This is an optimization exercise on Yosys and OpenROAD, whose aim is small area, not a production implementation.
Function was checked by simulation only, so behaviour that the tests miss may differ from the original.
Some runs may be left out. An edit can pass the tests and still lose a function that they never use.

### Floorplan with the power grid, run 1

Pins as bars on the die edge.
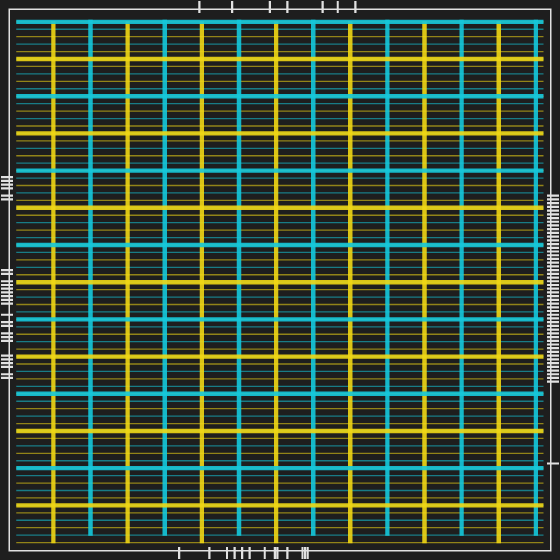
### Cell classes on the final placement, run 1

Scale bar: 50 µm.
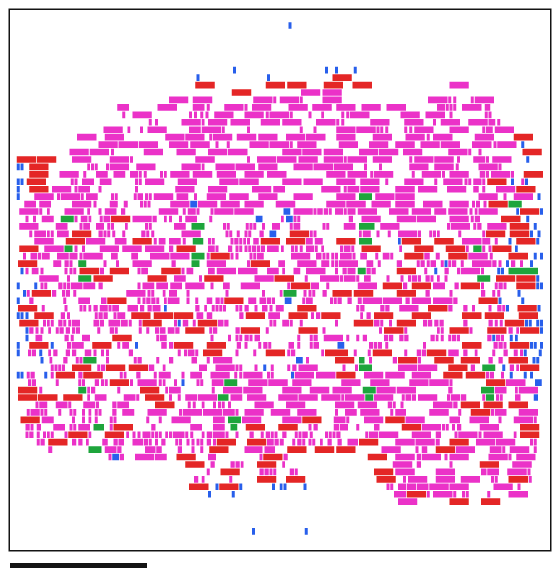
### Routed clock nets over the placement, run 1

Scale bar: 50 µm.
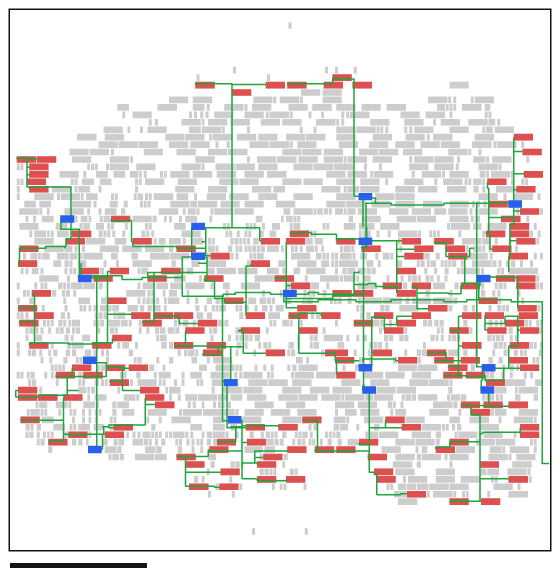
## flow/design.v in outline (module list and top-level ports)
// module buck_converter: 1052 lines
module buck_converter(clk_i, rst_i, e_i, v_1_o, v_2i_o, v_2d_o, a_out );
  // ...
==> flow/flow/run.sh <==
#!/bin/bash
# Own layout flow: the standard synthesis, then the same synthesis run
# again on a copy of design.v whose spelled-out full/half adders are turned
# into sky130 fa/ha cells (flow/mknet.py), so Yosys cannot re-extract them
# with inverters around them.  The adder netlist is used only if its
# registers (names and cell types) are exactly those of the standard
# synthesis; otherwise the standard netlist is laid out.  The rest is
# the standard flow (standard.sh).
set -euo pipefail
W=$(pwd)
R=$W/orfs/results/$FLOW_PLATFORM/buck_converter/base
RF=$W/orfs_fa/results/$FLOW_PLATFORM/buck_converter/base
EXTRA=()
if [[ -f flow/extra.txt ]]; then mapfile -t EXTRA < flow/extra.txt; fi

bash standard.sh synth > std_synth.log 2>&1
cp "$R/1_2_yosys.v" "$W/std_1_2_yosys.v"

use_fa=0
if python3 flow/mknet.py design.v "$W/design_fa.v" > mknet.log 2>&1; then
  sed "s#WORK_HOME=[^ ]*#WORK_HOME=$W/orfs_fa#" standard.sh > standard_fa.sh
  if bash standard_fa.sh VERILOG_FILES="$W/design_fa.v" synth > fa_synth.log 2>&1; then
    if python3 flow/netopt.py "$RF/1_2_yosys.v" "$W/fa_opt.v" > netopt.log 2>&1 \
       && python3 flow/regcmp.py "$W/std_1_2_yosys.v" "$W/fa_opt.v" > regcmp.log 2>&1; then
      use_fa=1
    fi
  fi
fi
echo "use_fa=$use_fa" | tee use_fa.log
if [[ $use_fa == 1 ]]; then
  cp "$W/fa_opt.v" "$R/1_2_yosys.v"
  rm -f "$R/1_synth.odb" "$R/1_synth.sdc"
fi
bash standard.sh "${EXTRA[@]}" finish > finish.log 2>&1
==> flow/flow/extra.txt <==
BUFFER_PORTS_ARGS=-buffer_cell sky130_fd_sc_hd__buf_1
==> flow/flow/mknet.py <==
#!/usr/bin/env python3
"""Turn the full and half adders that design.v spells out as
    wire s = x ^ y ^ z;  wire c = (x & y) | (z & (x ^ y));
    wire s = x ^ y;      wire c = x & y;
into sky130 fa/ha cell instances, so that synthesis keeps them as written.
usage: mknet.py design.v out.v"""
import re, sys

NAME = r'[A-Za-z_][\w$]*(?:\[\d+\])?'
W = re.compile(r'^\s*wire\s+(' + NAME + r')\s*=\s*(.*?);\s*$')
lines = open(sys.argv[1]).read().split('\n')
out = []
i = 0
nfa = nha = 0
while i < len(lines):
    m1 = W.match(lines[i])
    m2 = W.match(lines[i + 1]) if m1 and i + 1 < len(lines) else None
    if m1 and m2:
        s, e1 = m1.groups(); c, e2 = m2.groups()
        f = re.fullmatch(r'(%s) \^ (%s) \^ (%s)' % (NAME, NAME, NAME), e1)
        if f:
            x, y, z = f.groups()
            if e2 == '(%s & %s) | (%s & (%s ^ %s))' % (x, y, z, x, y):
                out.append('  wire %s, %s;' % (s, c))
                out.append('  sky130_fd_sc_hd__fa_1 fa%d (.A(%s), .B(%s), .CIN(%s), .SUM(%s), .COUT(%s));' % (nfa, x, y, z, s, c))
                nfa += 1; i += 2; continue
        h = re.fullmatch(r'(%s) \^ (%s)' % (NAME, NAME), e1)
        if h:
            x, y = h.groups()
            if e2 == '%s & %s' % (x, y):
                out.append('  wire %s, %s;' % (s, c))
                out.append('  sky130_fd_sc_hd__ha_1 ha%d (.A(%s), .B(%s), .SUM(%s), .COUT(%s));' % (nha, x, y, s, c))
                nha += 1; i += 2; continue
    out.append(lines[i]); i += 1
open(sys.argv[2], 'w').write('\n'.join(out))
sys.stderr.write('mknet: %d fa, %d ha\n' % (nfa, nha))
==> flow/flow/netopt.py <==
#!/usr/bin/env python3
"""Remove inverters around full adders in a flat Yosys netlist.

A full adder is self-dual: FA(~a,~b,~c) = (~sum, ~cout).  Every sky130 fa
cell may therefore be "flipped" (fed complemented inputs, giving
complemented outputs).  This script drops the netlist's inverters, picks a
flip for each fa cell that needs few inverters, and puts back one inverter
per signal whose complement is still needed.  Registers, ports and all
other cells are left as they are.

usage: netopt.py IN.v OUT.v
"""
import re, sys, collections

INV = re.compile(r'sky130_fd_sc_hd__(clk)?inv_\d+$')
FA = re.compile(r'sky130_fd_sc_hd__fa_\d+$')
OUTPINS = {'X', 'Y', 'Q', 'Q_N', 'COUT', 'SUM', 'HI', 'LO'}

def main():
    src = open(sys.argv[1]).read()
    m = re.search(r'^module\s+(\S+)\s*\((.*?)\);', src, re.M | re.S)
    body_start = m.end()
    end = src.rindex('endmodule')
    body = src[body_start:end]
    # split declarations and cells
    cell_re = re.compile(r'^\s*(sky130_fd_sc_hd__\w+)\s+(\S+)\s*\((.*?)\);', re.M | re.S)
    cells = []
    for cm in cell_re.finditer(body):
        pins = [(p, n.strip()) for p, n in re.findall(r'\.(\w+)\(([^()]*)\)', cm.group(3))]
        cells.append([cm.group(1), cm.group(2), pins])
    decl = cell_re.sub('', body)
    assert 'assign' not in decl, 'assign statements are not handled'
    ports_out = set()
    ports_in = set()
    for d, rng, names in re.findall(r'^\s*(input|output)\s*(\[\d+:\d+\])?\s*([^;]+);', decl, re.M):
        for nm in names.split(','):
            nm = nm.strip()
            if rng:
                hi, lo = map(int, rng[1:-1].split(':'))
                bits = ['%s[%d]' % (nm, i) for i in range(min(hi, lo), max(hi, lo) + 1)]
            else:
                bits = [nm]
            (ports_out if d == 'output' else ports_in).update(bits)
    def norm(n): return n.replace(' ', '')
    driver = {}
    for ci, (t, nm, pins) in enumerate(cells):
        for p, n in pins:
            if p in OUTPINS: driver[norm(n)] = (ci, p)
    # inverters that may be removed: not driving a port
    removable = set()
    for ci, (t, nm, pins) in enumerate(cells):
        if INV.match(t):
            y = norm(dict(pins)['Y'])
            if y not in ports_out: removable.add(ci)
    def resolve(n):
        """(source net, parity) through removable inverters."""
        par = 0
        n = norm(n)
        seen = 0
        while n in driver and driver[n][0] in removable:
            ci = driver[n][0]
            n = norm(dict(cells[ci][2])['A']); par ^= 1
            seen += 1
            assert seen < 100
        return n, par
    fas = [ci for ci, c in enumerate(cells) if FA.match(c[0])
           and not any(p in OUTPINS and norm(n) in ports_out for p, n in c[2])]
    isfa = set(fas)
    # consumers: (cell index, pin, src, par)
    cons = []
    for ci, (t, nm, pins) in enumerate(cells):
        if ci in removable: continue
        for pi, (p, n) in enumerate(pins):
            if p in OUTPINS: continue
            if n.startswith("1'b") or n == '': continue
            s, par = resolve(n)
            cons.append((ci, pi, s, par))
    # output ports driven through removable inverters are not possible (excluded above)
    srcfa = {}   # src net -> fa cell index driving it
    for ci in fas:
        for p, n in cells[ci][2]:
            if p in OUTPINS: srcfa[norm(n)] = ci
    by_src = collections.defaultdict(list)
    by_cell = collections.defaultdict(list)
    for k, (ci, pi, s, par) in enumerate(cons):
        by_src[s].append(k); by_cell[ci].append(k)
    phi = collections.defaultdict(int)
    def need(k):
        ci, pi, s, par = cons[k]
        return par ^ phi[ci] ^ (phi[srcfa[s]] if s in srcfa else 0)
    def src_cost(s):
        return 1 if any(need(k) for k in by_src[s]) else 0
    def affected(f):
        ss = set(cons[k][2] for k in by_cell[f])
        for p, n in cells[f][2]:
            if p in OUTPINS: ss.add(norm(n))
        return ss
    total = sum(src_cost(s) for s in by_src)
    before = len(removable)
    improved = True
    it = 0
    while improved and it < 50:
        improved = False; it += 1
        for f in fas:
            ss = affected(f)
            c0 = sum(src_cost(s) for s in ss)
            phi[f] ^= 1
            c1 = sum(src_cost(s) for s in ss)
            if c1 < c0:
                total += c1 - c0; improved = True
            else:
                phi[f] ^= 1
    # rebuild
    invnet = {}
    newcells = []
    newwires = []
    for k, (ci, pi, s, par) in enumerate(cons):
        if need(k):
            if s not in invnet:
                nn = '_ninv%d_' % len(invnet)
                invnet[s] = nn
                newwires.append(nn)
                newcells.append(['sky130_fd_sc_hd__inv_1', '_ninvc%d_' % (len(invnet) - 1),
                                 [('A', s), ('Y', nn)]])
            net = invnet[s]
        else:
            net = s
        p, _ = cells[ci][2][pi]
        cells[ci][2][pi] = (p, net)
    out = []
    def fmt(n):
        if n.startswith('\\') or (not re.match(r'^[A-Za-z_][\w$]*(\[\d+\])?$', n)):
            if not n.startswith('\\'): n = '\\' + n
            return n + ' '
        return n
    def fmtnet(n):
        # bus bit of a declared vector (e.g. e_i[3]) or an escaped name
        mm = re.match(r'^(\\\S+?)(\[\d+\])?$', n)
        if n.startswith('\\'):
            # escaped identifiers were normalised without the trailing space
            mb = re.match(r'^(\\\S*?)(\[\d+\])$', n)
            if mb and mb.group(1) + mb.group(2) == n and False: pass
            return n + ' '
        return n
    lines = [src[:body_start], decl.rstrip() + '\n']
    for w in newwires: lines.append('  wire %s;\n' % w)
    for ci, (t, nm, pins) in enumerate(cells + newcells):
        if ci < len(cells) and ci in removable: continue
        lines.append('  %s %s (\n%s\n  );\n' % (t, nm, ',\n'.join('    .%s(%s)' % (p, fmtnet(n)) for p, n in pins)))
    lines.append('endmodule\n')
    open(sys.argv[2], 'w').write(''.join(lines))
    sys.stderr.write('netopt: %d inverters before, %d after; %d of %d fa cells flipped\n'
                     % (before, len(invnet), sum(phi[f] for f in fas), len(fas)))

main()
==> flow/flow/regcmp.py <==
#!/usr/bin/env python3
"""Exit 0 only if two flat netlists have the same registers: the same
instance names, each of the same cell type (clocked cells: any cell with a
CLK pin)."""
import re, sys

def regs(path):
    txt = open(path).read()
    out = {}
    for t, n, pins in re.findall(r'(sky130_fd_sc_hd__\w+)\s+(\S+)\s*\((.*?)\);', txt, re.S):
        if re.search(r'\.CLK\(', pins):
            out[n] = t
    return out

a, b = regs(sys.argv[1]), regs(sys.argv[2])
if a != b or not a:
    print('registers differ: %d vs %d' % (len(a), len(b)))
    for k in sorted(set(a) ^ set(b))[:20]: print(' ', k, a.get(k), b.get(k))
    sys.exit(1)
print('registers match: %d' % len(a))
==> flow/standard.sh <==
#!/bin/bash
# synth_recipe.tcl (not shown) runs the flow's synth.tcl, then flattens the netlist and writes it again
# the make line also repeats each setting of config.mk as NAME=value (left out here)
make -C /OpenROAD-flow-scripts/flow DESIGN_CONFIG=/design/flow/config.mk WORK_HOME=/design/flow/orfs CLKGATE_MAP_FILE= SYNTH_SCRIPT=/design/flow/synth_recipe.tcl "${@:-finish}"
==> flow/config.mk <==
export PLATFORM = sky130hd
export DESIGN_NAME = buck_converter
export DESIGN_NICKNAME = buck_converter
export VERILOG_FILES = /design/flow/design.v
export SDC_FILE = /design/flow/constraint.sdc
export NUM_CORES = 4
export LEC_CHECK = 0
export ABC_AREA = 1
export CAP_MARGIN = 20
export CORE_MARGIN = 2
export CORE_UTILIZATION = 40
export CTS_BUF_LIST = sky130_fd_sc_hd__clkbuf_2 sky130_fd_sc_hd__clkbuf_4 sky130_fd_sc_hd__clkbuf_8
export PLACE_DENSITY = 0.6
export SLEW_MARGIN = 20
==> flow/constraint.sdc <==
create_clock -name core_clock -period 11.0 [get_ports {clk_i}]
set_input_delay 2.2000 -clock core_clock [delete_from_list [all_inputs] [get_ports {clk_i}]]
set_output_delay 2.2000 -clock core_clock [all_outputs]
set_load 0.01 [all_outputs]
==> qor.csv, run 1 <==
metric,value,unit
outcome,"complete, no violations",
critPathSlowestCell,dfxtp_4,
finalNetCount,2005,
drc,0,
routabilityCongestion,0.879,
cts_hold_buf,0,
drtIter0Drc,390,
cpLargestDelayFamily,adder cells,
fin_ws,0.696,ns
clk_path_buf_depth,2,
grt_pass1_vias,11200,
antenna_found_initial,0,
largest_reg_flops,48,
grt.total_usage,20.8,%
routedWlPerCell,18.1,µm
critPathRequiredTime,11.42,ns
worstMarginPinSlew,0.933,ns
pre_cts_ws,0.734,ns
area_growth,8.43,%
setup.worst_path.class,reg2reg,
syn_area_per_cell,9.98,µm²
setup_viol,0,
dpl_cell_area,0.0158,mm²
cts_htree_levels,4,
start_util,40.8,%
cp_max_fo,54,
wirelength,37.4,mm
max_freq,97.1,MHz
netlist_area,0.0150,mm²
num_vias,10200,
cts_buffers,17,
crit_path_start_kind,register,
slew_viol_final,0,
hold_viol,0,
die_area,0.0390,mm²
path_depth,43,
setup_tns,0,ns
relSlewSlack,37.1,%
slowest_delay,0.66,ns
post_cts_buffers,0,
hp-class,reg2reg,
portBuffers,98,
avgViaCountPerCell,4.96,
ys.warnings.count,1,
drive_gt1_share,5.70,%
cts_tree,yes,
rsz0062_at_grt,no,
rrSetupSlack,0.70,ns
grt_pass1_wl,60.7,mm
clock_latency,0.52,ns
Back to the opening pictures, 'Floorplan with the power grid':
[cyan] VDD
[yellow] VSS
met1 rails: 71
signal pins: 99
rows: 70
die span in y: 197 µm
die width: 197 µm
core box area: 0.0367 mm²

Back to the opening pictures, 'Cell classes on the final placement':
[red] flip-flops | cells: 176 | share of their area: 23%
[green] clock drivers and dummy loads | cells: 32 | share of their area: 2.5%
[blue] other buffers and delay cells | cells: 108 | share of their area: 2.8%
[magenta] all other logic | cells: 1,281 | share of their area: 72%
num rows: 70
Seq/total area: 21.7%
design area: 0.0162 mm²

Back to the opening pictures, 'Routed clock nets over the placement':
[red] flip-flops | count: 176
[blue] cells driving clock nets | count: 17
[green] clock wires | length: 2,560 µm
routed clock nets: 18
skew final: 0.0141 ns

run 1: per-layer routing:
metal | global-route usage [%] | share of wire [%] | vias up | routed length [µm]
li1 | - | - | 4733 | -
met1 | 25.8 | 41 | 5223 | 15400
met4 | 6.93 | 2.6 | 0 | 961
met3 | 3.23 | 4.4 | 52 | 1660
met2 | 37.2 | 52 | 228 | 19400
met5 | 0 | 0 | - | 0
run 1: worst reg2reg max path: cells and delay by family, from the launching register on:
kind / cells / cell delay (ns)
XOR/XNOR: 1 / 0.16
flip-flops: 1 / 0.66
adder cells (fa/ha/maj): 19 / 7.16
AO/OA/AOI/OAI: 3 / 0.46
AND/OR/NAND/NOR: 14 / 1.25
buffers and inverters: 6 / 0.53
run 1: area by class of cell:
class                      instances  area, µm²
timing repair buffer             108        444
multi-input combinational       1002      10200
fill                            3589      20500
sequential                       176       3530
tap                              468        586
clock inverter                    15        164
clock buffer                      17        234
inverter                         279       1050
run 1: cells in the final DEF, fill, tap and decap left out, drive strengths merged:
| cell | count |
|---|---|
| inv | 288 |
| o22a | 1 |
| o21bai | 4 |
| o21ba | 2 |
| xnor2 | 11 |
| nand3 | 34 |
| and3 | 2 |
| a31oi | 1 |
| bufinv | 1 |
| o211ai | 31 |
| clkbuf | 18 |
| xor2 | 17 |
| a21o | 1 |
| o221ai | 1 |
| buf | 107 |
| dfxtp | 176 |
| nor2 | 88 |
| a21oi | 62 |
| a22o | 1 |
| or2 | 23 |
| ha | 74 |
| o21ai | 78 |
| nor3 | 5 |
| fa | 313 |
| o21a | 2 |
| clkinvlp | 1 |
| clkinv | 4 |
| a22oi | 1 |
| nor3b | 1 |
| nand4 | 6 |
| nand2 | 243 |
run 1: stage by stage:
stage / util, % / hold WS, ns / std cells
floorplan: - / 0.483 / 1500
global placement: 43.1 / 0.450 / 2033
detailed placement: 43.1 / 0.453 / 2033
CTS: 44.2 / 0.468 / 2065
global route: 44.2 / 0.489 / 2065
finish: 44.2 / 0.467 / 2065
### Signal wires by layer, run 1

Scale bar: 50 µm.
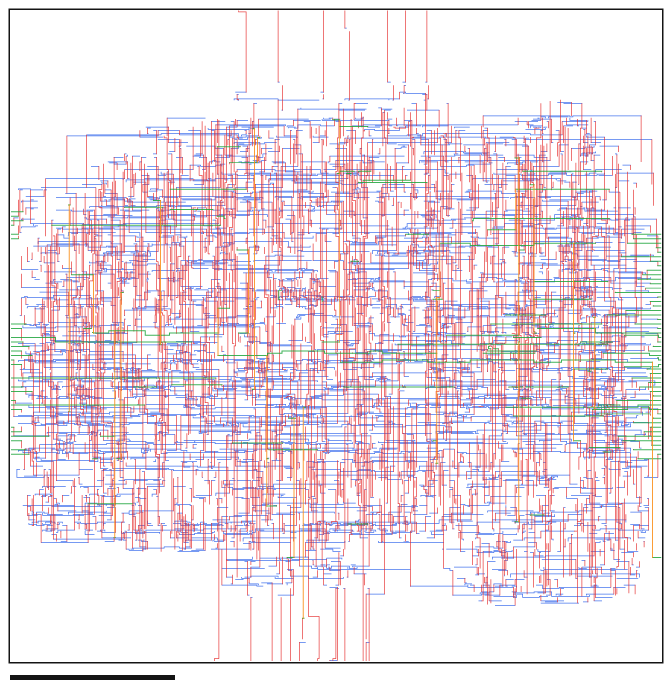

--- run 2 (diff from run 1) ---
--- a/flow/flow/run.sh
+++ b/flow/flow/run.sh
@@ -1,8 +1,10 @@
 #!/bin/bash
 # Own layout flow: the standard synthesis, then the same synthesis run
 # again on a copy of design.v whose spelled-out full/half adders are turned
-# into sky130 fa/ha cells (flow/mknet.py), so Yosys cannot re-extract them
-# with inverters around them.  The adder netlist is used only if its
+# into sky130 fa/ha cells (flow/mknet.py), synthesized without Yosys's
+# adder extraction (ADDER_MAP_FILE empty), so the adders stay as written
+# instead of being re-extracted with inverters around them; flow/netopt.py
+# then flips full adders to drop more inverters.  The adder netlist is used only if its
 # registers (names and cell types) are exactly those of the standard
 # synthesis; otherwise the standard netlist is laid out.  The rest is
 # the standard flow (standard.sh).
@@ -19,7 +21,7 @@
 use_fa=0
 if python3 flow/mknet.py design.v "$W/design_fa.v" > mknet.log 2>&1; then
   sed "s#WORK_HOME=[^ ]*#WORK_HOME=$W/orfs_fa#" standard.sh > standard_fa.sh
-  if bash standard_fa.sh VERILOG_FILES="$W/design_fa.v" synth > fa_synth.log 2>&1; then
+  if bash standard_fa.sh VERILOG_FILES="$W/design_fa.v" ADDER_MAP_FILE= synth > fa_synth.log 2>&1; then
     if python3 flow/netopt.py "$RF/1_2_yosys.v" "$W/fa_opt.v" > netopt.log 2>&1 \
        && python3 flow/regcmp.py "$W/std_1_2_yosys.v" "$W/fa_opt.v" > regcmp.log 2>&1; then
       use_fa=1
==> flow/flow/extra.txt (replaced) <==
BUFFER_PORTS_ARGS=-buffer_cell sky130_fd_sc_hd__buf_1
CTS_ARGS=-sink_clustering_enable -repair_clock_nets -dont_use_dummy_load -sink_clustering_size 30 -buf_list {sky130_fd_sc_hd__clkbuf_4 sky130_fd_sc_hd__clkbuf_8}
--- a/flow/config.mk
+++ b/flow/config.mk
@@ -5,7 +5,7 @@
 export SDC_FILE = /design/flow/constraint.sdc
 export NUM_CORES = 4
 export LEC_CHECK = 0
-export ABC_AREA = 1
+export ABC_AREA = 0
 export CAP_MARGIN = 20
 export CORE_MARGIN = 2
 export CORE_UTILIZATION = 40
### Signal wires by layer, run 2

Scale bar: 50 µm.
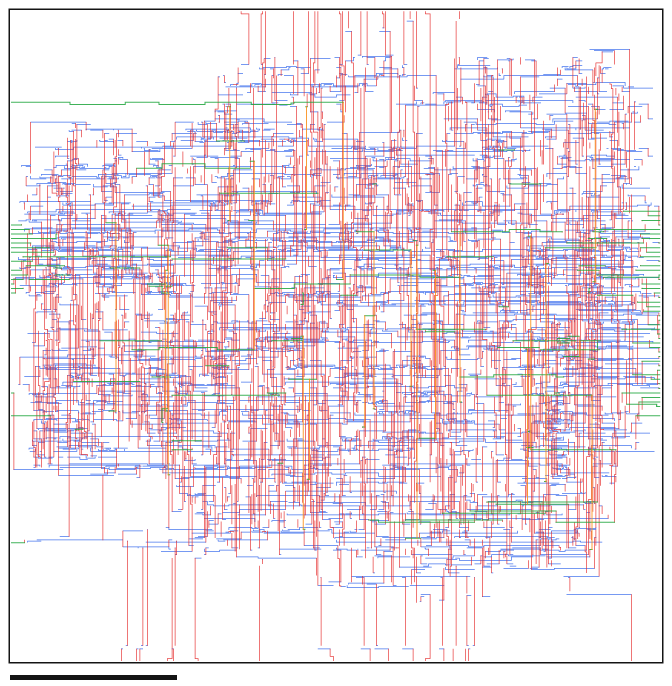
[blue] met1 | wire length: 15,300 µm
[red] met2 | wire length: 19,700 µm
[orange] met4 | wire length: 1,030 µm
[green] met3 | wire length: 1,460 µm
routed wire length: 37.5 mm
GRT Total Usage: 21.0%
Vias: 9,836
wire per inst: 19.5 µm

==> run 2 against run 1 <==
  * Design area down 1.9%
  * Sequential cell count unchanged
  * Register-to-register slack got worse by 0.15 ns
  * Via count fell by 3.9%
  * Die area shrank 2.2%
  * Critical path depth down 13
  * Still clean on timing, DRC and antenna
  * First-iteration DRC count is 47% higher
==> qor.csv, run 2 <==
metric,value,unit,change
crit_path_start_kind,register,,unchanged
cts_htree_levels,4,,unchanged
avgViaCountPerCell,5.13,,was 4.96
worstMarginPinSlew,1.06,ns,was 0.933 ns
area_growth,8.85,%,was 8.43%
syn_area_per_cell,10.8,µm²,was 9.98 µm²
layout_common_cells,"fa_1, dfxtp_1, nand2_1, nor2_1, buf_1",,"was fa_1, inv_1, nand2_1, dfxtp_1, buf_1"
cts_buffers,17,,unchanged
clock_latency,0.48,ns,was 0.52 ns
hp-class,reg2reg,,unchanged
multi_input_area,0.0106,mm²,was 0.0102 mm²
setup_tns,0,ns,unchanged
final_common_cell,fa_1,,unchanged
outcome,"complete, no violations",,unchanged
relSlewSlack,29.2,%,was 37.1%
drive_gt1_share,5.38,%,was 5.70%
slew_viol_final,0,,unchanged
register_area,0.00353,mm²,unchanged
fill_cells,3457,,"was 3,589"
start_util,40.3,%,was 40.8%
rows,70,,unchanged
ys.warnings.count,1,,unchanged
antenna_found_initial,0,,unchanged
hold_viol,0,,unchanged
critPathRequiredTime,11.39,ns,was 11.42 ns
routabilityCongestion,0.862,,was 0.879
setup.worst_path.class,reg2reg,,unchanged
drtIter0Drc,572,,was 390
place_inst,1899,,"was 2,033"
grt_pass1_vias,10700,,"was 11,200"
max_freq,95.7,MHz,was 97.1 MHz
setup_viol,0,,unchanged
finalNetCount,1824,,"was 2,005"
drc,0,,unchanged
portBuffers,98,,unchanged
slowest_delay,0.56,ns,was 0.66 ns
clk_path_buf_depth,2,,unchanged
final_cells,1918,,"was 2,065"
whs,0.463,ns,was 0.467 ns
dpl_cell_area,0.0157,mm²,was 0.0158 mm²
grt_pass1_wl,60.3,mm,was 60.7 mm
### Floorplan with the power grid, run 2

Pins as bars on the die edge.
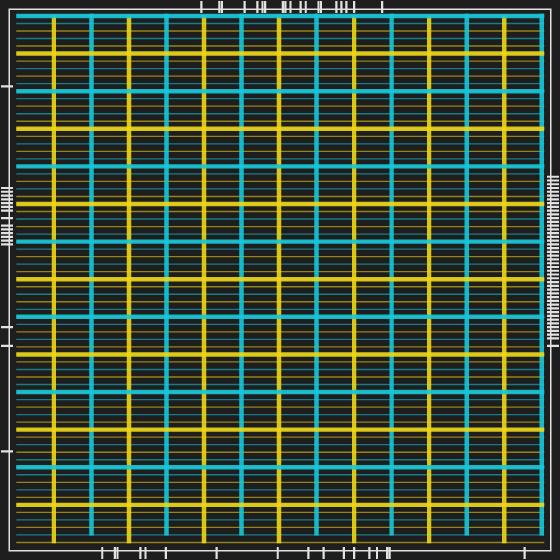
[cyan] VDD
[yellow] VSS
met5 straps: 14
met4 straps: 14
die width: 195 µm
core box area: 0.0363 mm²
die span in y: 195 µm

-- run 2: stage by stage --
step                      utilization (%)  setup slack, ns
after floorplan                         -            0.215
after global placement               43.1            0.471
after detailed placement             43.1            0.173
after CTS                            43.7           0.0977
after global routing                 43.8          -0.0152
final                                43.8            0.546
-- run 2: cell type report --
| cell class | instances | share of cell area [%] |
|---|---|---|
| well taps | 468 | 3.68 |
| flip-flops and latches | 176 | 22.1 |
| clock buffers | 17 | 1.47 |
| inverters | 84 | 1.98 |
| multi-input cells | 1041 | 66.8 |
| repair buffers | 132 | 3.98 |
-- run 2: metal layers --
metal  vias up  share of wire [%]  global-route usage (%)
li1       4529                  -                       -
met1      5014                 41                    26.1
met2       246                 52                    37.8
met3        47                3.9                    3.02
met4         0                2.7                    6.25
met5         -                  0                       0
-- run 2: timing repair --
item,CTS,global route
resized for setup,0,4
setup endpoints to repair,0,9
setup buffers,0,2
-- run 2: critical path: cells and delay by family, from the launching register on --
| family | cells | cell delay (ns) |
|---|---|---|
| compound gates | 8 | 2.20 |
| xor+xnor | 1 | 0.33 |
| fa+ha+maj | 15 | 6.03 |
| flops | 1 | 0.49 |
| simple gates | 6 | 1.30 |
## Run 3: large edit since run 2, in outline
flow/design.v: 1053 -> 1049 lines; modules unchanged: 0
  buck_converter: edited, 1052 -> 1048 lines
--- a/flow/config.mk
+++ b/flow/config.mk
@@ -9,6 +9,6 @@
 export CAP_MARGIN = 20
 export CORE_MARGIN = 2
-export CORE_UTILIZATION = 40
+export CORE_UTILIZATION = 60
 export CTS_BUF_LIST = sky130_fd_sc_hd__clkbuf_2 sky130_fd_sc_hd__clkbuf_4 sky130_fd_sc_hd__clkbuf_8
-export PLACE_DENSITY = 0.6
+export PLACE_DENSITY = 0.8
 export SLEW_MARGIN = 20
==> run 3 against run 2 <==
  * Register-to-register slack got worse by 0.09 ns
  * Wire length is 6.4% lower
  * Non-clock buffer count stayed put
  * Die area decreased by 33%
  * Sequential share of layout area up 0.33 points
  * Core utilization increased by 23 points
==> qor.csv, run 3 <==
metric,value,unit,change
outcome,"complete, no violations",,unchanged
final_common_cell,fa_1,,unchanged
critPathSlowestCell,fa_1,,unchanged
hp-class,reg2reg,,unchanged
drtIter0Drc,848,,was 572
grt.total_usage,28.8,%,was 21.0%
finalNetCount,1792,,"was 1,824"
layout_common_cells,"fa_1, dfxtp_1, nor2_1, buf_1, inv_1",,"was fa_1, dfxtp_1, nand2_1, nor2_1, buf_1"
skew,0.0424,ns,was 0.0439 ns
routedWlPerCell,20.2,µm,was 19.5 µm
fill_cells,1835,,"was 3,457"
netlist_area,0.0145,mm²,was 0.0146 mm²
largest_reg_flops,48,,unchanged
worstMarginPinSlew,1.03,ns,was 1.06 ns
cts_hold_buf,0,,unchanged
avgViaCountPerCell,5.73,,was 5.13
cts_htree_levels,4,,unchanged
drc,0,,unchanged
slew_viol_final,0,,unchanged
final_cells,1737,,"was 1,918"
wirelength,35.1,mm,was 37.5 mm
whs,0.472,ns,was 0.463 ns
critPathRequiredTime,11.35,ns,was 11.39 ns
place_inst,1716,,"was 1,899"
relSlewSlack,30.4,%,was 29.2%
die_area,0.0255,mm²,was 0.0381 mm²
max_freq,94.8,MHz,was 95.7 MHz
multi_input_area,0.0105,mm²,was 0.0106 mm²
routabilityCongestion,0.899,,was 0.862
clk_path_buf_depth,2,,unchanged
hold_viol,0,,unchanged
slowest_delay,0.56,ns,about the same
cts_buffers,17,,unchanged
antenna_found_initial,0,,unchanged
clockRootBuffer,clkbuf_8,,unchanged
grt_pass1_vias,10700,,about the same
setup_tns,0,ns,unchanged
rrSetupSlack,0.45,ns,was 0.55 ns
drive_gt1_share,5.85,%,was 5.38%
grt_pass1_wl,55.9,mm,was 60.3 mm
portBuffers,98,,unchanged
start_util,61.6,%,was 40.3%
cp_max_fo,22,,was 18
setup.worst_path.class,reg2reg,,unchanged
area_growth,7.99,%,was 8.85%
clock_latency,0.47,ns,was 0.48 ns
crit_path_start_kind,register,,unchanged
## run 3: worst max-delay path: cells and delay by family (launching register included)
kind                     cells  cell delay, ns
AO/OA/AOI/OAI                6            1.62
XOR/XNOR                     2            0.34
adder cells (fa/ha/maj)     16            6.62
buffers and inverters        2            0.27
flip-flops                   1            0.44
AND/OR/NAND/NOR              7            1.16
## run 3: cell type report
class                      instances  share of cell area [%]
multi-input combinational       1001                    67.2
sequential                       176                    22.5
timing repair buffer             132                    4.12
tap                              319                    2.54
inverter                          92                    2.20
clock buffer                      17                    1.49
## run 3: repair_timing
action | CTS | global route
setup buffers | 0 | 4
endpoints found under the setup margin | 0 | 9
gates resized for setup | 0 | 6
endpoints found under the hold margin | 0 | 0
## run 3: routing by layer
layer | vias up | wire length, µm | global-route usage (%)
met1 | 5042 | 12800 | 34.5
met4 | 0 | 2070 | 15.0
li1 | 4407 | - | -
met5 | - | 0 | 0
met2 | 386 | 18200 | 50.6
met3 | 117 | 2010 | 4.05
## run 3: stage by stage
step,instance area [µm²],setup slack (ns)
after floorplan,14600,0.0466
after global placement,15400,0.432
after detailed placement,15400,0.214
after CTS,15600,0.183
after global routing,15700,0.00381
final,15700,0.452
### Floorplan with the power grid, run 3

Pins as bars on the die edge.
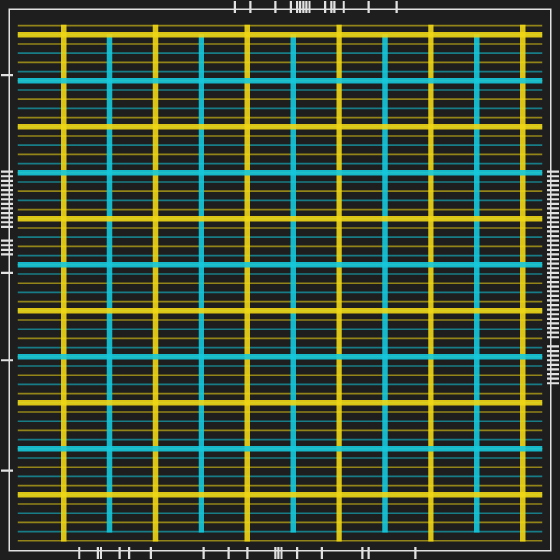
[cyan] VDD
[yellow] VSS
rows: 56
signal pins: 99
core box area: 0.0236 mm²
die span in y: 160 µm
die width: 160 µm

### Routing view, run 3

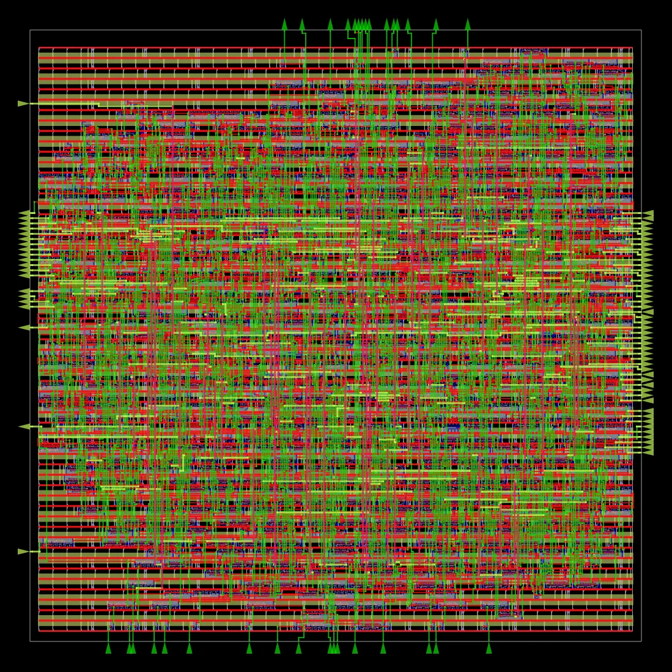
Post-Route M1 WL: 12.8 mm
Vias: 9,952
met3 wire len: 2.01 mm
DR top layer: met4

--- run 4 (diff from run 3) ---
--- a/flow/config.mk
+++ b/flow/config.mk
@@ -8,7 +8,7 @@
 export ABC_AREA = 0
 export CAP_MARGIN = 20
 export CORE_MARGIN = 2
-export CORE_UTILIZATION = 60
+export CORE_UTILIZATION = 40
 export CTS_BUF_LIST = sky130_fd_sc_hd__clkbuf_2 sky130_fd_sc_hd__clkbuf_4 sky130_fd_sc_hd__clkbuf_8
-export PLACE_DENSITY = 0.8
+export PLACE_DENSITY = 0.6
 export SLEW_MARGIN = 20
### Floorplan with the power grid, run 4

Pins as bars on the die edge.
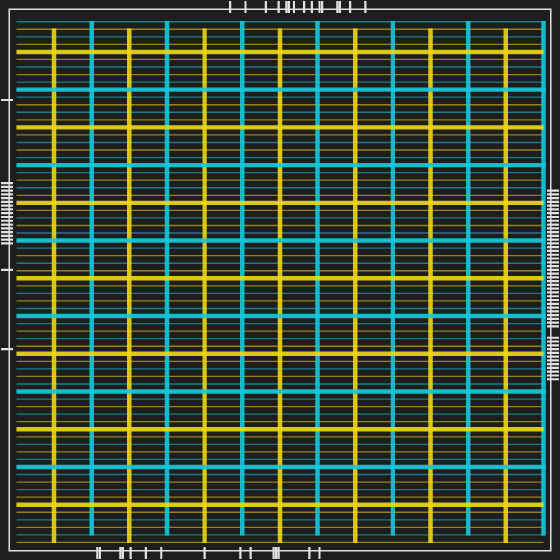
[cyan] VDD
[yellow] VSS
rows: 69
met4 straps: 14
signal pins: 99
met5 straps: 13
die width: 195 µm
die span in y: 195 µm
core box area: 0.0357 mm²

### Routing view, run 4

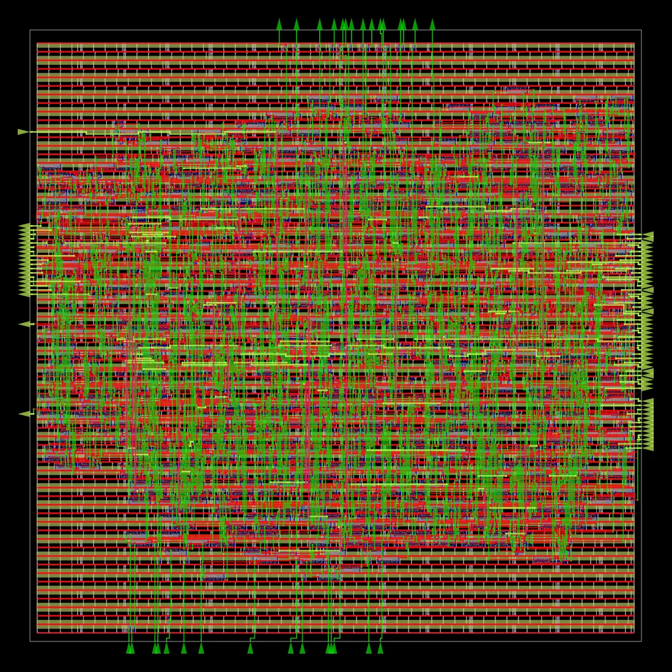
wire per inst: 19.4 µm
met3 wire len: 1.39 mm
routed wire length: 36.5 mm

==> run 4 against run 3 <==
  * Critical path depth is the same
  * Highest routed layer unchanged
  * Global-route usage shrank 8.1 points
  * Critical endpoint unchanged
  * Hold slack gained 0.0086 ns
  * Core utilization shrank 22 points
  * Via count shrank 3.6%
  * Synthesized cell count is the same
==> qor.csv, run 4 <==
metric,value,unit,change
fill_cells,3386,,"was 1,835"
multi_input_area,0.0105,mm²,about the same
portBuffers,98,,unchanged
grt_pass1_vias,10500,,"was 10,700"
layout_common_cells,"fa_1, dfxtp_1, nor2_1, buf_1, inv_1",,unchanged
hp-class,reg2reg,,unchanged
holdPathStages,2,,unchanged
drive_gt1_share,5.98,%,was 5.85%
final_common_cell,fa_1,,unchanged
grt_pass1_wl,58.5,mm,was 55.9 mm
critPathSlowestCell,fa_1,,unchanged
largest_reg_flops,48,,unchanged
rrSetupSlack,0.47,ns,was 0.45 ns
crit_path_start_kind,register,,unchanged
drc,0,,unchanged
routabilityCongestion,0.852,,was 0.899
setup_viol,0,,unchanged
relSlewSlack,32.8,%,was 30.4%
drtIter0Drc,410,,was 848
cts_hold_buf,0,,unchanged
route.top_layer_used,met4,,unchanged
clock_latency,0.48,ns,was 0.47 ns
register_area,0.00353,mm²,unchanged
skew,0.0343,ns,was 0.0424 ns
worstMarginPinSlew,0.998,ns,was 1.03 ns
whs,0.481,ns,was 0.472 ns
dpl_cell_area,0.0156,mm²,was 0.0154 mm²
antenna_found_initial,0,,unchanged
setup.worst_path.class,reg2reg,,unchanged
wl_met1,14.9,mm,was 12.8 mm
wl_met2,19.3,mm,was 18.2 mm
cp_max_fo,13,,was 22
ys.warnings.count,1,,unchanged
grt.total_usage,20.6,%,was 28.8%
clockRootBuffer,clkbuf_8,,unchanged
slew_viol_final,0,,unchanged
area_growth,9.24,%,was 7.99%
cts_tree,yes,,unchanged
hold_viol,0,,unchanged
die_area,0.0379,mm²,was 0.0255 mm²
num_vias,9594,,"was 9,952"
syn_area_per_cell,11.1,µm²,unchanged
netlist_area,0.0145,mm²,unchanged
setup_tns,0,ns,unchanged
rsz0062_at_grt,no,,unchanged
design_area,0.0159,mm²,was 0.0157 mm²
max_freq,94.9,MHz,was 94.8 MHz
cts_buffers,17,,unchanged
outcome,"complete, no violations",,unchanged
clk_path_buf_depth,2,,unchanged
==> run 4: worst max-delay path: cells and delay by family, from the launching register on <==
family,cells,cell delay (ns)
flops,1,0.45
simple gates,8,1.33
compound gates,6,1.58
buf+inv,1,0.05
fa+ha+maj,16,6.65
xor+xnor,2,0.37
==> run 4: what timing repair did <==
| item | in CTS | in global routing |
|---|---|---|
| buffers inserted | 0 | 3 |
| hold endpoints to repair | 0 | 0 |
| setup endpoints to repair | 0 | 9 |
| resized for setup | 0 | 5 |
==> run 4: final cells by class <==
cell class | count | share of cell area, %
Sequential cell | 176 | 22.2
Clock buffer | 17 | 1.47
Inverter | 92 | 2.17
Tap cell | 461 | 3.63
Timing Repair Buffer | 135 | 4.09
Multi-Input combinational cell | 1001 | 66.4
==> run 4: routing by layer <==
metal / vias to the layer above / global-route usage [%]
met3: 45 / 3.18
met2: 220 / 37.6
met4: 0 / 5.78
met1: 4927 / 25.3
li1: 4402 / -
met5: - / 0
==> run 4: metrics by stage <==
| step | instances | util, % | setup slack, ns |
|---|---|---|---|
| floorplan | 1314 | - | 0.0466 |
| global placement | 1862 | 43.7 | 0.474 |
| global route | 1882 | 44.5 | 0.0616 |
| CTS | 1879 | 44.4 | 0.189 |
| detailed placement | 1862 | 43.7 | 0.247 |
| finish | 1882 | 44.5 | 0.465 |
--- run 5 (diff from run 4) ---
--- a/flow/config.mk
+++ b/flow/config.mk
@@ -10,5 +10,7 @@
 export CORE_MARGIN = 2
 export CORE_UTILIZATION = 40
 export CTS_BUF_LIST = sky130_fd_sc_hd__clkbuf_2 sky130_fd_sc_hd__clkbuf_4 sky130_fd_sc_hd__clkbuf_8
+export GPL_ROUTABILITY_DRIVEN = 0
+export GPL_TIMING_DRIVEN = 0
 export PLACE_DENSITY = 0.6
 export SLEW_MARGIN = 20
==> run 5 against run 4 <==
  * Global-route usage up 1.5 points
  * Synthesized area unchanged
  * Hold slack worse by 0.0052 ns
  * First-iteration DRC count up 58%
  * Final cell count up 1.5%
  * Critical path depth up 5
==> qor.csv, run 5 <==
metric,value,unit,change
final_cells,1911,,"was 1,882"
grt_pass1_wl,62.2,mm,was 58.5 mm
final_common_cell,fa_1,,unchanged
multi_input_area,0.0109,mm²,was 0.0105 mm²
cts_htree_levels,4,,unchanged
antenna_found_initial,0,,unchanged
design_area,0.0163,mm²,was 0.0159 mm²
die_area,0.0379,mm²,unchanged
ys.warnings.count,1,,unchanged
pre_cts_ws,-1.64,ns,was 0.247 ns
start_util,40.8,%,unchanged
dpl_cell_area,0.0156,mm²,about the same
place_inst,1872,,"was 1,862"
grt_pass1_vias,10800,,"was 10,500"
outcome,"complete, no violations",,unchanged
cts_buffers,17,,unchanged
num_vias,10100,,"was 9,594"
avgViaCountPerCell,5.28,,was 5.10
holdPathStages,2,,unchanged
drc,0,,unchanged
netlist_area,0.0145,mm²,unchanged
portBuffers,97,,was 98
critPathRequiredTime,11.39,ns,was 11.37 ns
max_freq,93.9,MHz,was 94.9 MHz
die_x,195,µm,unchanged
rrSetupSlack,0.34,ns,was 0.47 ns
hold_viol,0,,unchanged
drtIter0Drc,647,,was 410
register_area,0.00353,mm²,unchanged
slew_viol_final,0,,unchanged
relSlewSlack,30.2,%,was 32.8%
setup.worst_path.class,reg2reg,,unchanged
clock_latency,0.48,ns,about the same
hp-class,reg2reg,,unchanged
crit_path_start_kind,register,,unchanged
grt_max_degree,20,,was 86
finalNetCount,1824,,"was 1,795"
critPathSlowestCell,fa_1,,unchanged
layout_common_cells,"fa_1, dfxtp_1, nor2_1, buf_1",,"was fa_1, dfxtp_1, nor2_1, buf_1, inv_1"
cp_max_fo,19,,was 13
setup_viol,0,,unchanged
fin_ws,0.345,ns,was 0.465 ns
cts_tree,yes,,unchanged
fin_crit,10.66,ns,was 10.53 ns
fill_cells,3413,,"was 3,386"
clockRootBuffer,clkbuf_8,,unchanged
coreArea,0.0357,mm²,unchanged
area_growth,12.3,%,was 9.24%
worstMarginPinSlew,1.04,ns,was 0.998 ns
drive_gt1_share,8.00,%,was 5.98%
slowest_delay,0.56,ns,was 0.59 ns
routedWlPerCell,20.9,µm,was 19.4 µm
skew,0.0347,ns,was 0.0343 ns
clk_path_buf_depth,2,,unchanged
whs,0.476,ns,was 0.481 ns
dieHeight,195,µm,unchanged
==> run 5: cell count changes in the layout (fill, tap and decap cells not counted), sizes merged <==
cell / change
clkbuf: +29
==> run 5: layer usage <==
| layer | vias up | global-route usage [%] | wire (µm) |
|---|---|---|---|
| met2 | 337 | 37.5 | 20000 |
| li1 | 4462 | - | - |
| met1 | 5243 | 29.0 | 16500 |
| met3 | 57 | 4.08 | 2480 |
| met5 | - | 0 | 0 |
| met4 | 0 | 6.87 | 1060 |
==> run 5: layout make-up <==
class	instances	area share (%)
multi-input cells	1001	66.5
inverters	92	2.15
repair buffers	123	3.50
flip-flops and latches	176	21.6
plain buffers	41	1.26
clock buffers	17	1.43
well taps	461	3.53
==> run 5: timing repair <==
action,4_1_cts,5_1_grt
setup buffers,9,17
hold buffers,0,0
gates resized for setup,31,48
pin swaps,6,13
setup endpoints to repair,35,16
endpoints found under the hold margin,0,0
==> run 5: through the flow <==
stage	TNS, ns
3_3_place_gp	-29.47
2_1_floorplan	0
4_1_cts	0
5_1_grt	-0.00110
6_report	0
3_5_place_dp	-28.01
==> run 5: critical path, delay by kind of cell, from the launching register on <==
kind	cells	cell delay [ns]
xor+xnor	2	0.33
fa+ha+maj	15	6.19
buf+inv	7	0.98
simple gates	7	1.00
compound gates	7	1.67
flops	1	0.39
### Cell classes on the final placement, run 5

Scale bar: 50 µm.
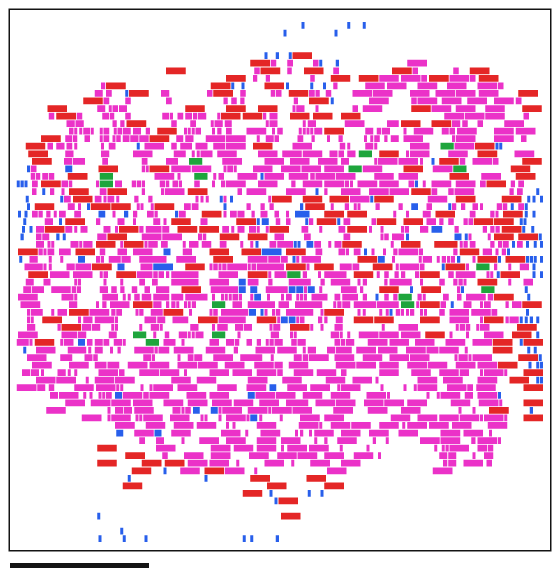
[green] cells driving clock nets | cells: 17 | share of their area: 1.5%
[blue] other buffers and delay cells | cells: 164 | share of their area: 4.9%
[red] flip-flops | cells: 176 | share of their area: 22%
[magenta] all other logic | cells: 1,093 | share of their area: 71%
Seq/total area: 21.6%
num rows: 69
Finished Core Util: 45.8%

### Signal wires by layer, run 5

Scale bar: 50 µm.
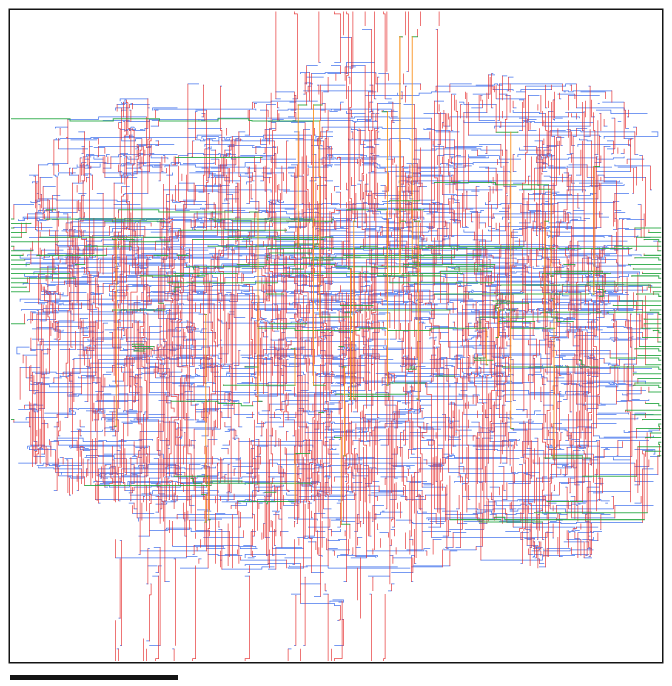
[blue] met1 | wire length: 16,500 µm
[green] met3 | wire length: 2,480 µm
[red] met2 | wire length: 20,000 µm
[orange] met4 | wire length: 1,060 µm
GRT Total Usage: 22.1%
routed wire length: 40.0 mm

### Routing view, run 5

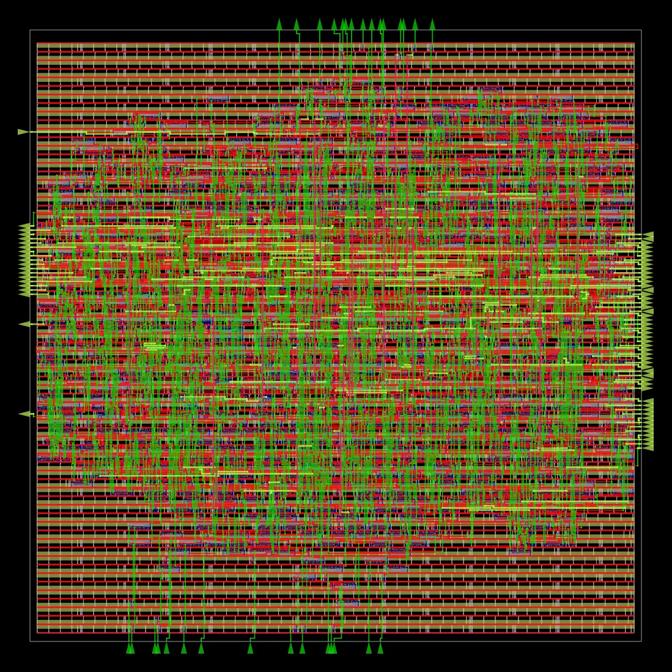

--- run 6 (diff from run 5) ---
==> flow/flow/extra.txt (replaced) <==
BUFFER_PORTS_ARGS=-buffer_cell sky130_fd_sc_hd__buf_1
CTS_ARGS=-sink_clustering_enable -repair_clock_nets -dont_use_dummy_load -sink_clustering_size 40 -sink_clustering_max_diameter 150 -buf_list {sky130_fd_sc_hd__clkbuf_4 sky130_fd_sc_hd__clkbuf_8 sky130_fd_sc_hd__clkbuf_16}
--- a/flow/config.mk
+++ b/flow/config.mk
@@ -10,7 +10,5 @@
 export CORE_MARGIN = 2
 export CORE_UTILIZATION = 40
 export CTS_BUF_LIST = sky130_fd_sc_hd__clkbuf_2 sky130_fd_sc_hd__clkbuf_4 sky130_fd_sc_hd__clkbuf_8
-export GPL_ROUTABILITY_DRIVEN = 0
-export GPL_TIMING_DRIVEN = 0
 export PLACE_DENSITY = 0.6
 export SLEW_MARGIN = 20
### Routing view, run 6

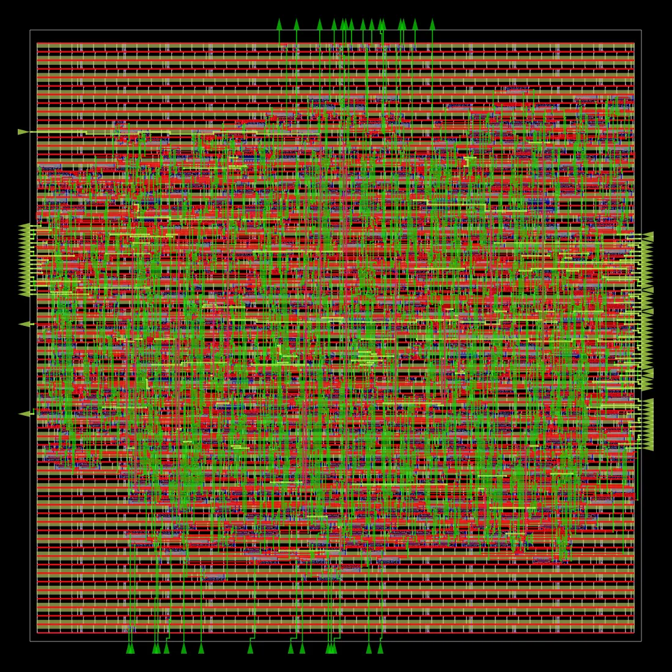
GRT Total Usage: 20.7%
routed wire length: 36.7 mm

==> run 6 against run 5 <==
  * Still clean
  * Non-clock buffer count decreased by 31
  * Sequential cell count unchanged
  * Synthesized cell count unchanged
  * Critical path type unchanged
  * Highest routed layer unchanged
==> qor.csv, run 6 <==
metric,value,unit,change
setup_viol,0,,unchanged
final_common_cell,fa_1,,unchanged
grt_pass1_wl,58.8,mm,was 62.2 mm
outcome,"complete, no violations",,unchanged
clockRootBuffer,clkbuf_16,,was clkbuf_8
critPathRequiredTime,11.33,ns,was 11.39 ns
skew,0.0235,ns,was 0.0347 ns
rows,69,,unchanged
drive_gt1_share,5.78,%,was 8.00%
whs,0.477,ns,was 0.476 ns
num_vias,9619,,"was 10,100"
syn_area_per_cell,11.1,µm²,unchanged
fin_crit,10.59,ns,was 10.66 ns
slew_viol_final,0,,unchanged
cp_max_fo,13,,was 19
cts_hold_buf,0,,unchanged
cts_buffers,17,,unchanged
hold_viol,0,,unchanged
crit_path_start_kind,register,,unchanged
grt_pass1_vias,10600,,"was 10,800"
portBuffers,98,,was 97
finalNetCount,1793,,"was 1,824"
area_growth,10.4,%,was 12.3%
cts_htree_levels,4,,unchanged
die_x,195,µm,unchanged
### Cell classes on the final placement, run 6

Scale bar: 50 µm.
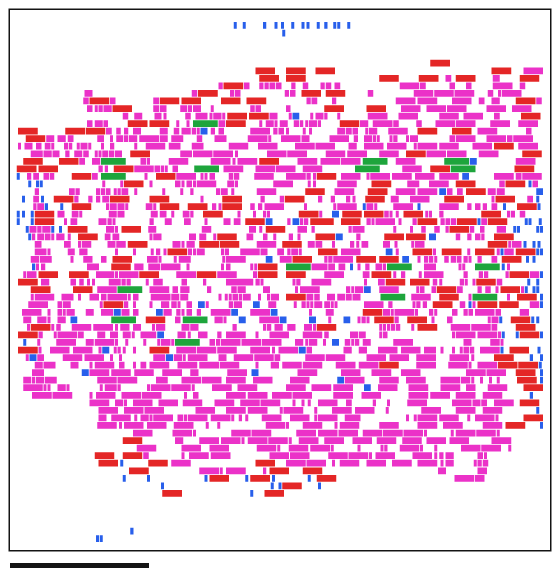
[green] cells driving clock nets | cells: 17 | share of their area: 2.7%
[blue] other buffers and delay cells | cells: 133 | share of their area: 4.1%
[magenta] all other logic | cells: 1,093 | share of their area: 70%
[red] flip-flops | cells: 176 | share of their area: 23%
Seq/total area: 22.0%
design area: 0.0160 mm²
Finished Core Util: 45.0%

==> run 6: what timing repair did <==
item / 4_1_cts / 5_1_grt
endpoints found under the setup margin: 0 / 10
resized for setup: 0 / 4
setup buffers: 0 / 1
==> run 6: metrics by stage <==
step | setup slack [ns] | utilization [%] | cells | instance area (µm²)
after global routing | 0.00279 | 45.0 | 1880 | 16000
after global placement | 0.474 | 43.7 | 1862 | 15600
after detailed placement | 0.247 | 43.7 | 1862 | 15600
final | 0.405 | 45.0 | 1880 | 16000
after floorplan | 0.0466 | - | 1314 | 14600
after CTS | 0.186 | 44.9 | 1879 | 16000
==> run 6: critical path: cells and delay by family (launching register included) <==
family,cells,cell delay [ns]
buf+inv,1,0.05
flops,1,0.44
xor+xnor,2,0.38
compound gates,6,1.68
simple gates,8,1.30
fa+ha+maj,16,6.62
==> run 6: area by class of cell <==
class	instances	area [µm²]
Fill cell	3382	19600
Multi-Input combinational cell	1001	10500
Sequential cell	176	3530
Timing Repair Buffer	133	634
Tap cell	461	577
Clock buffer	17	425
Inverter	92	345
==> run 6: layer usage <==
| layer | track usage (%) | vias up | wire, µm | share of wire [%] |
|---|---|---|---|---|
| met5 | 0 | - | 0 | 0 |
| met4 | 6.04 | 0 | 923 | 2.5 |
| met3 | 3.09 | 47 | 1320 | 3.6 |
| met2 | 37.9 | 216 | 19500 | 53 |
| met1 | 25.2 | 4950 | 15000 | 41 |
| li1 | - | 4406 | - | - |
--- run 7 (diff from run 6) ---
==> flow/flow/extra.txt (replaced) <==
BUFFER_PORTS_ARGS=-buffer_cell sky130_fd_sc_hd__buf_1
CTS_ARGS=-sink_clustering_enable -repair_clock_nets -dont_use_dummy_load -sink_clustering_size 30 -root_buf sky130_fd_sc_hd__clkbuf_8 -sink_clustering_buffer sky130_fd_sc_hd__clkbuf_4 -buf_list {sky130_fd_sc_hd__clkbuf_4 sky130_fd_sc_hd__clkbuf_8}
### Signal wires by layer, run 7

Scale bar: 50 µm.
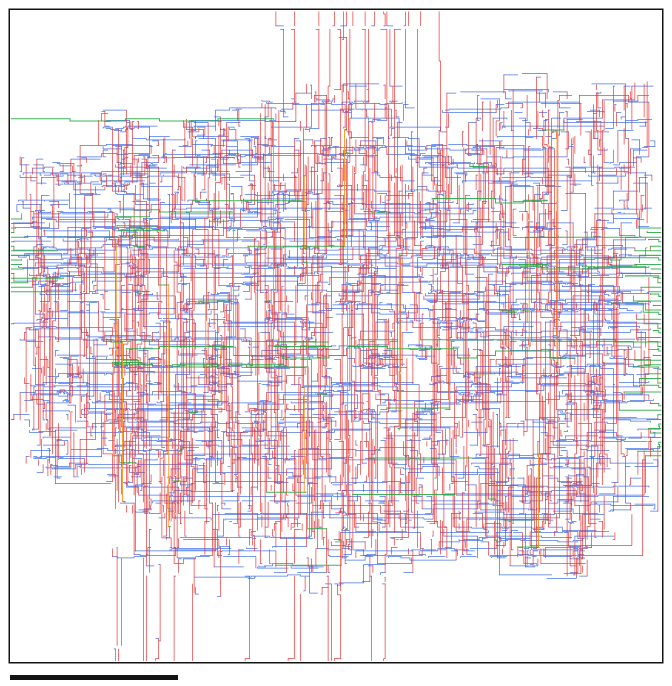
[green] met3 | wire length: 1,390 µm
[blue] met1 | wire length: 14,900 µm
[red] met2 | wire length: 19,300 µm
[orange] met4 | wire length: 894 µm
routed wire length: 36.5 mm
Vias: 9,594
GRT Total Usage: 20.6%

### Routed clock nets over the placement, run 7

Scale bar: 50 µm.
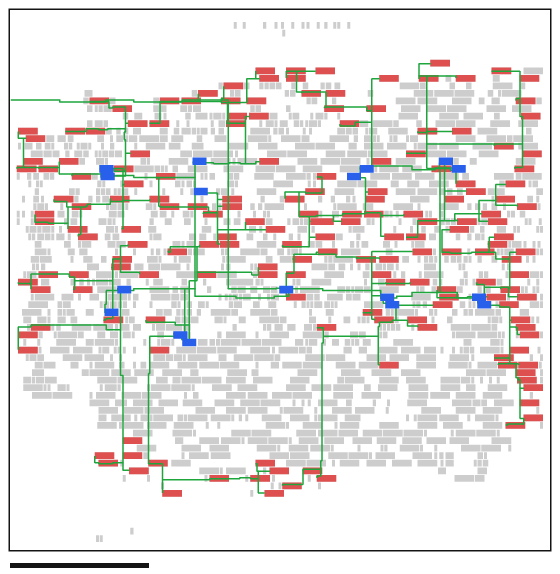
[blue] cells driving clock nets | count: 17
[green] clock wires | length: 2,410 µm
[red] flip-flops | count: 176
routed clock nets: 18
Clk Latency, worst-skew pair: 0.48 ns

==> run 7 against run 6 <==
  * Still clean on timing, DRC and antenna
  * Synthesized cell count unchanged
  * Critical path type unchanged
==> qor.csv, run 7 <==
metric,value,unit,change
outcome,"complete, no violations",,unchanged
routabilityCongestion,0.852,,unchanged
setup.worst_path.class,reg2reg,,unchanged
area_growth,9.24,%,was 10.4%
worstMarginPinSlew,0.998,ns,was 0.984 ns
grt_pass1_vias,10500,,"was 10,600"
antenna_found_initial,0,,unchanged
ys.warnings.count,1,,unchanged
utilization,44.5,%,was 45.0%
clockRootBuffer,clkbuf_8,,was clkbuf_16
critPathSlowestCell,fa_1,,unchanged
rsz0062_at_grt,no,,unchanged
critPathRequiredTime,11.37,ns,was 11.33 ns
dieHeight,195,µm,unchanged
drive_gt1_share,5.98,%,was 5.78%
portBuffers,98,,unchanged
relSlewSlack,32.8,%,was 33.7%
die_area,0.0379,mm²,unchanged
cp_num_buf_inv,1,,unchanged
max_freq,94.9,MHz,was 94.4 MHz
setup_viol,0,,unchanged
register_area,0.00353,mm²,unchanged
final_common_cell,fa_1,,unchanged
syn_area_per_cell,11.1,µm²,unchanged
rrSetupSlack,0.47,ns,was 0.41 ns
## run 7: layout make-up
type                            count  area share, %
Sequential cell                   176           22.2
Multi-Input combinational cell   1001           66.4
Clock buffer                       17           1.47
Tap cell                          461           3.63
Timing Repair Buffer              135           4.09
Inverter                           92           2.17
## run 7: worst min-delay path, stage by stage, from the launching register on
cell and delay (ns):
dfxtp_1 0.31, nand2b_1 0.06, a21oi_1 0.06
## run 7: routing by layer
metal	wire [µm]	global-route usage [%]
met1	14900	25.3
met2	19300	37.6
met3	1390	3.18
met4	894	5.78
met5	0	0
## run 7: repair_timing
action	4_1_cts	5_1_grt
buffers inserted	0	3
resized for setup	0	5
endpoints found under the setup margin	0	9
## run 7: metrics by stage
step	area, µm²	setup slack [ns]	std cells
after floorplan	14600	0.0466	1314
after CTS	15800	0.189	1879
after global routing	15900	0.0616	1882
final	15900	0.465	1882
after global placement	15600	0.474	1862
after detailed placement	15600	0.247	1862

separate check: timing with driven ports:
No port has a modelled driver above. Below, the same layouts with a new extraction and two added sets of constraints.
Step 1 sets driving cells, clkbuf_16 on the clock port and buf_2 on the other inputs (assumed; they add their load-dependent delay and slew).
Step 2 times the ports against the registers' clock, not the clock port: input delays grow and output delays shrink by t, the midpoint of the rising clock arrivals with the driver on.
Three values: no drivers, after step 1, after step 2; two values: the first two.
run	t (ns)	slack for setup (ns)	worst setup path after step 2
run 1	0.560	0.696 / 0.696 / 0.696	register to register
run 2	0.504	0.546 / 0.546 / 0.546	register to register
run 3	0.489	0.452 / 0.452 / 0.452	register to register
run 4	0.510	0.465 / 0.465 / 0.465	register to register
run 5	0.508	0.345 / 0.345 / 0.345	register to register
run 6	0.480	0.405 / 0.405 / 0.405	register to register
run 7	0.510	0.465 / 0.465 / 0.465	register to register
After both steps setup and hold are still met in every run listed.
